Background: an optimization exercise with open tools, aiming at small area, a short achievable clock period and few clock cycles. Do not read the settings as production practice.
In this exercise RTL edits were held to simulation tests only and were not proved equivalent to the original.
Power figures rest on the tool's default switching activity, not on a simulated workload.

File: flow/design.v
module execute_divide(
    input               clk,
    input               rst_n,
    input               exe_reset,
    input               exe_ready,
    input               exe_is_8bit,
    input               exe_operand_16bit,
    input               exe_operand_32bit,
    input       [6:0]   exe_cmd,
    input       [31:0]  eax,
    input       [31:0]  edx,
    input       [31:0]  src,
    output              div_busy,
    output              exe_div_exception,
    output      [31:0]  div_result_quotient,
    output      [31:0]  div_result_remainder
);
wire div_start;
wire div_working;
wire div_exception_min_int;
wire div_exception_zero;
reg div_overflow_waiting;
reg [5:0] div_counter;
reg       div_one_time;
wire [64:0] div_numer;
wire [32:0] div_denom;
wire [32:0] div_denom_neg;
wire [64:0] div_diff;
reg [63:0] div_dividend;
reg [63:0] div_divisor;
reg [32:0] div_quotient;
wire div_quotient_neg;
wire div_remainder_neg;
wire div_overflow_8bit;
wire div_overflow_16bit;
wire div_overflow_32bit;
wire div_overflow;
assign exe_div_exception = div_exception_zero || div_exception_min_int || div_overflow_waiting;
assign div_start  = ~(exe_div_exception) && ~(div_one_time) && div_counter == 6'd0 && (exe_cmd == 7'd43 || exe_cmd == 7'd42 || exe_cmd == 7'd32);
assign div_working= div_counter > 6'd1;
assign div_busy   = div_counter != 6'd0 || ~(div_one_time);
always @(posedge clk or negedge rst_n) begin
    if(rst_n == 1'b0)            div_one_time <= 1'b0;
    else if(exe_reset)           div_one_time <= 1'b0;
    else if(exe_ready)           div_one_time <= 1'b0;
    else if(div_counter > 6'd1)  div_one_time <= 1'b1;
end
assign div_exception_min_int = div_counter == 6'd0 && exe_cmd == 7'd43 && (
    (  exe_is_8bit  &&                                                   eax[15:0] == 16'h8000) ||
    ((~exe_is_8bit) && exe_operand_16bit && edx[15:0] == 16'h8000     && eax[15:0] == 16'h0000) ||
    ((~exe_is_8bit) && exe_operand_32bit && edx       == 32'h80000000 && eax       == 32'h00000000));
assign div_exception_zero = div_counter == 6'd0 && (exe_cmd == 7'd43 || exe_cmd == 7'd42 || exe_cmd == 7'd32) && (
    (exe_is_8bit        && src[7:0]  == 8'd0) ||
    (exe_operand_16bit  && src[15:0] == 16'd0) ||
    (exe_operand_32bit  && src       == 32'd0) );
always @(posedge clk or negedge rst_n) begin
    if(rst_n == 1'b0)                               div_overflow_waiting <= 1'b0;
    else if(exe_reset)                              div_overflow_waiting <= 1'b0;
    else if(div_counter == 6'd1 && div_overflow)    div_overflow_waiting <= 1'b1;
end
always @(posedge clk or negedge rst_n) begin
    if(rst_n == 1'b0)                       div_counter <= 6'd0;
    else if(exe_reset)                      div_counter <= 6'd0;
    else if(div_start && exe_is_8bit)       div_counter <= 6'd10;
    else if(div_start && exe_operand_16bit) div_counter <= 6'd18;
    else if(div_start && exe_operand_32bit) div_counter <= 6'd34;
    else if(div_counter != 6'd0)            div_counter <= div_counter - 6'd1;
end
assign div_numer =
    (exe_cmd == 7'd32)?  { 57'd0, eax[7:0] } :
    (exe_is_8bit)?          { {49{(exe_cmd == 7'd43) & eax[15]}}, eax[15:0] } :
    (exe_operand_16bit)?    { {33{(exe_cmd == 7'd43) & edx[15]}}, edx[15:0], eax[15:0] } :
                            {    ((exe_cmd == 7'd43) & edx[31]),  edx, eax };
assign div_denom =
    (exe_is_8bit)?          { {25{(exe_cmd == 7'd43) & src[7]}},  src[7:0] } :
    (exe_operand_16bit)?    { {17{(exe_cmd == 7'd43) & src[15]}}, src[15:0] } :
                            {    ((exe_cmd == 7'd43) & src[31]),  src };
assign div_denom_neg = -div_denom;
assign div_diff = div_dividend - div_divisor;
always @(posedge clk or negedge rst_n) begin
    if(rst_n == 1'b0)                               div_dividend <= 64'd0;
    else if(div_start && div_numer[64] == 1'b0)     div_dividend <=  div_numer[63:0];
    else if(div_start && div_numer[64] == 1'b1)     div_dividend <= -div_numer[63:0];
    else if(div_working && div_diff[64] == 1'b0)    div_dividend <= div_diff[63:0];
end
always @(posedge clk or negedge rst_n) begin
    if(rst_n == 1'b0)                                                   div_divisor <= 64'd0;
    else if(div_start && div_denom[32] == 1'b0 && exe_is_8bit)          div_divisor <= { 48'd0, div_denom    [7:0], 8'd0 };
    else if(div_start && div_denom[32] == 1'b1 && exe_is_8bit)          div_divisor <= { 48'd0, div_denom_neg[7:0], 8'd0 };
    else if(div_start && div_denom[32] == 1'b0 && exe_operand_16bit)    div_divisor <= { 32'd0, div_denom    [15:0],16'd0 };
    else if(div_start && div_denom[32] == 1'b1 && exe_operand_16bit)    div_divisor <= { 32'd0, div_denom_neg[15:0],16'd0 };
    else if(div_start && div_denom[32] == 1'b0 && exe_operand_32bit)    div_divisor <= {        div_denom    [31:0],32'd0 };
    else if(div_start && div_denom[32] == 1'b1 && exe_operand_32bit)    div_divisor <= {        div_denom_neg[31:0],32'd0 };
    else if(div_working)                                                div_divisor <= { 1'b0, div_divisor[63:1] };
end
always @(posedge clk or negedge rst_n) begin
    if(rst_n == 1'b0)                               div_quotient <= 33'd0;
    else if(div_start)                              div_quotient <= 33'd0;
    else if(div_working && div_diff[64] == 1'b0)    div_quotient <= { div_quotient[31:0], 1'b1 };
    else if(div_working && div_diff[64] == 1'b1)    div_quotient <= { div_quotient[31:0], 1'b0 };
end
assign div_quotient_neg   = div_numer[64] ^ div_denom[32];
assign div_remainder_neg  = div_numer[64];
assign div_overflow_8bit =
    (exe_cmd == 7'd43 && ( (~(div_quotient_neg) && div_quotient[8:7] != 2'b00) || (div_quotient_neg && div_quotient[8:0] > 9'h80) )) ||
    (exe_cmd != 7'd43 && div_quotient[8]);
assign div_overflow_16bit =
    (exe_cmd == 7'd43 && ( (~(div_quotient_neg) && div_quotient[16:15] != 2'b00) || (div_quotient_neg && div_quotient[16:0] > 17'h8000) )) ||
    (exe_cmd != 7'd43 && div_quotient[16]);
assign div_overflow_32bit =
    (exe_cmd == 7'd43 && ( (~(div_quotient_neg) && div_quotient[32:31] != 2'b00) || (div_quotient_neg && div_quotient[32:0] > 33'h80000000) )) ||
    (exe_cmd != 7'd43 && div_quotient[32]);
assign div_overflow = (exe_cmd == 7'd43 || exe_cmd == 7'd42) && (
    (exe_is_8bit       && div_overflow_8bit)  ||
    (exe_operand_16bit && div_overflow_16bit) ||
    (exe_operand_32bit && div_overflow_32bit));
assign div_result_quotient     = (div_quotient_neg)?   -div_quotient[31:0] : div_quotient[31:0];
assign div_result_remainder    = (div_remainder_neg)?  -div_dividend[31:0] : div_dividend[31:0];
wire _unused_ok = &{ 1'b0, div_denom_neg[32], 1'b0 };
endmodule
File: flow/run.sh
#!/bin/bash
# synth_recipe.tcl (not shown) runs the flow's synth.tcl, then flattens the netlist and writes it again
# the make line also repeats each setting of config.mk as NAME=value (left out here)
make -C /OpenROAD-flow-scripts/flow DESIGN_CONFIG=/design/flow/config.mk WORK_HOME=/design/flow/orfs CLKGATE_MAP_FILE= SYNTH_SCRIPT=/design/flow/synth_recipe.tcl finish
File: flow/config.mk
export PLATFORM = sky130hd
export DESIGN_NAME = execute_divide
export DESIGN_NICKNAME = execute_divide
export VERILOG_FILES = /design/flow/design.v
export SDC_FILE = /design/flow/constraint.sdc
export NUM_CORES = 4
export LEC_CHECK = 0
export CAP_MARGIN = 20
export CORE_MARGIN = 2
export CORE_UTILIZATION = 40
export PLACE_DENSITY = 0.6
export SLEW_MARGIN = 20
File: flow/constraint.sdc
create_clock -name core_clock -period 5.5 [get_ports {clk}]
set_input_delay 1.1000 -clock core_clock [delete_from_list [all_inputs] [get_ports {clk}]]
set_output_delay 1.1000 -clock core_clock [all_outputs]
set_load 0.01 [all_outputs]
==> results_dict.tcl <==
set metrics [dict create \
    maxSlewHeadroom_pct 39.83 \
    place_inst 2925 \
    dominant_cells "multi-input combinational cells" \
    muxShareOfSynthArea_pct 2.634 \
    gp_congestion 0.9442 \
    antenna_left 0 \
    fillers 4238 \
    finalNonFillerCells 2957 \
    syn-num-nets 2468 \
    cts_sinks 169 \
    period_needed_ps 5327 \
    start_kind "primary input" \
    drt_iter0_drc 1462 \
    nWellTaps 539 \
    post_cts_resized 0 \
    power.switching_mw 6.062 \
    die_w_microns 209.6 \
    grt_pass1_vias 17570 \
    holdPathEnd "div_divisor[52]" \
    yosys.area.top_type "dfrtp_1" \
    min_from "div_divisor[52]" \
    grtUsageMet3_pct 4.040 \
    overflow 0 \
    nClkBuffers 17 \
    hold_violations 0 \
    seq_share_pct 21.14 \
    final-clk-cell-share_pct 3.147 \
    io_pins 176 \
    die_h_microns 209.6 \
    power_mw 11.89 \
    synth_warnings 1 \
    die-area_sq_um 43940 \
    vias_per_cell 6.160 \
    comb_power_share_pct 68.6 \
    finalMaxSlewViolations 0 \
    async_flop_share_pct 100.0 \
    synth_top_family_by_area "compound AO/OA/AOI/OAI gates" \
    num-multi-input-gates 1886 \
    placed_area_sq_um 19370 \
    endpoint "div_result_quotient[27]" \
    synth-compound-area-share_pct 30.54 \
    rows 75 \
    cpLargestDelayFamily "buffers and inverters" \
    mappedNetlistArea_sq_um 16910 \
    grt_max_degree 86 \
    worst_slack_ps 173.1 \
    postCtsSetupBuffers 0 \
    core-area_sq_um 41850 \
    synthFlopType "dfrtp_1" \
    inverters 95 \
    timing.rr.start "div_divisor[39]" \
    power.share.sequential_pct 20.6 \
    avgSynthCellArea_sq_um 7.397 \
    crit_path_end_kind "primary output" \
    status "timing/DRC/antenna clean" \
    routed_wl_microns 66250 \
    antenna_cells 0 \
    syn_to_final_growth_pct 18.28 \
    top_layer "met4" \
    max_freq_mhz 187.7 \
    largestPowerGroup "combinational cells" \
    drive_above_1_share_pct 5.914 \
    criticalPathCategory "in2out" \
    hpwl_microns 51450 \
    yosysUniqueCellTypes 94 \
    synth-edff-count 0 \
    comb_power_mw 8.16 \
    cellPowerDensity_nw_per_um2 594.2 \
    synth.top_cells.by_count "nand2_1 (320), a21oi_1 (240), dfrtp_1 (169)" \
    ctsHoldBuffers 0 \
    synth-seq-area-share_pct 25.01 \
    multi_input_area_share_pct 59.22 \
    internal_power_mw 5.823 \
    grt.busiest_layer "met2" \
    crit_path_max_fanout 27 \
    required_ps 4400 \
    tns_ps 0 \
    path_clk_slew_ps 70 \
    portBuffers 175 \
    grt_pass1_wl_microns 102700 \
    reg_top3 "div_dividend (64), div_divisor (64), div_quotient (33)" \
    worstReg2RegEnd "div_dividend[5]" \
    synth_top_area_share_pct 25.01 \
    grt.total_usage_pct 29.93 \
    hold_path_depth 2 \
    pwr-share-clk_pct 10.8 \
    multiInputGateArea_sq_um 11850 \
    n_all_buffers 236 \
    use_met1_pct 38.40 \
    numCtsBuffers 17 \
    cts_max_path_buffers 2 \
    pre_cts_ws_ps 192.1 \
    rrSetupSlack_ps 1230 \
    synth_most_common_cell "nand2_1" \
    cp_data_arrival_time_ps 4230 \
    crit_top_cell "clkdlybuf4s50_1" \
    p_leak_nw 7.871 \
    whs_ps 492.5 \
    cts_tree "yes" \
    ff2ff_path_depth 13 \
]
Testbench counts, summed over its fixed seeds: cycles 79,288.
Figure 1. Routing view.
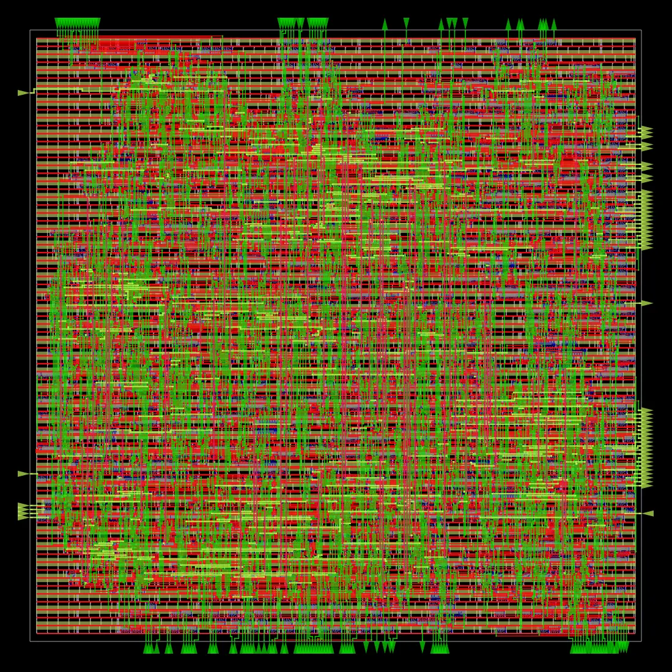
vias: 18220
routed wl met3: 3692 microns
WL met2: 31200 microns

Figure 2. Routed metal per tile.
21 x 21 tiles, from white (low) to dark blue (high), scaled to the fullest tile. Values are wire area over tile area, all layers added.
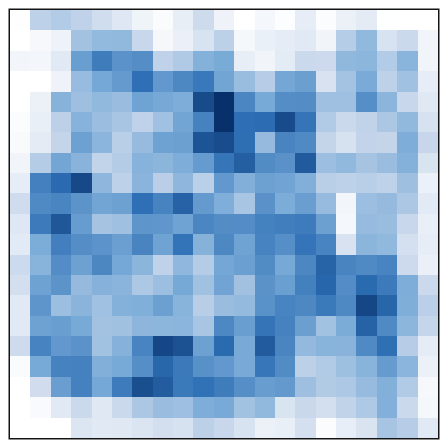
fullest tile: 0.60
mean over tiles: 0.25
tiles over half the peak: 37%
nearly empty tiles: 3.6%

Figure 3. Signal wires on met1.
The bar under the picture is 50 microns long.
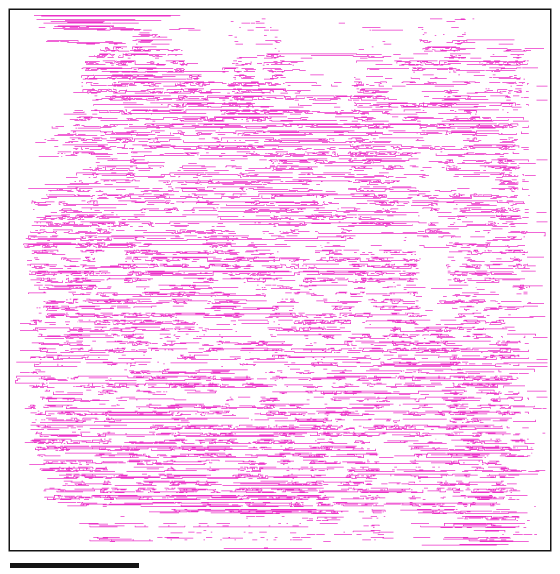
share of all routed wire: 42%
nets with wire on the layer: 2404
main direction: horizontal

-- port drivers added, routing unchanged --
In the flow no input, the clock included, has a driving cell. The finished layout below was timed again as built, in two steps. Step 1 sets driving cells, clkbuf_16 on the clock port and buf_2 on the other inputs (assumed; they add their load-dependent delay and slew). Step 2 adds t to the input delays and takes it off the output delays; t is the mean of the earliest and latest rising clock arrival at the registers after step 1. Input paths then give back, and output paths get back, about the clock's delay inside the block. a / b / c = ideal ports / drivers / drivers and shift; a / b = the first two.
t (ns): 0.525
slack for setup (ns): 0.173 / 0.151 / 0.151
clock arrival spread, ns: 0.024 / 0.024
slew at the worst register clock pin (ns): 0.09 / 0.09
worst slew at a driven data input, ns: 0.08
After both steps setup and hold are still met in this run. For this run, drivers alone change the setup slack by -0.022 ns; drivers and shift together by -0.022 ns.
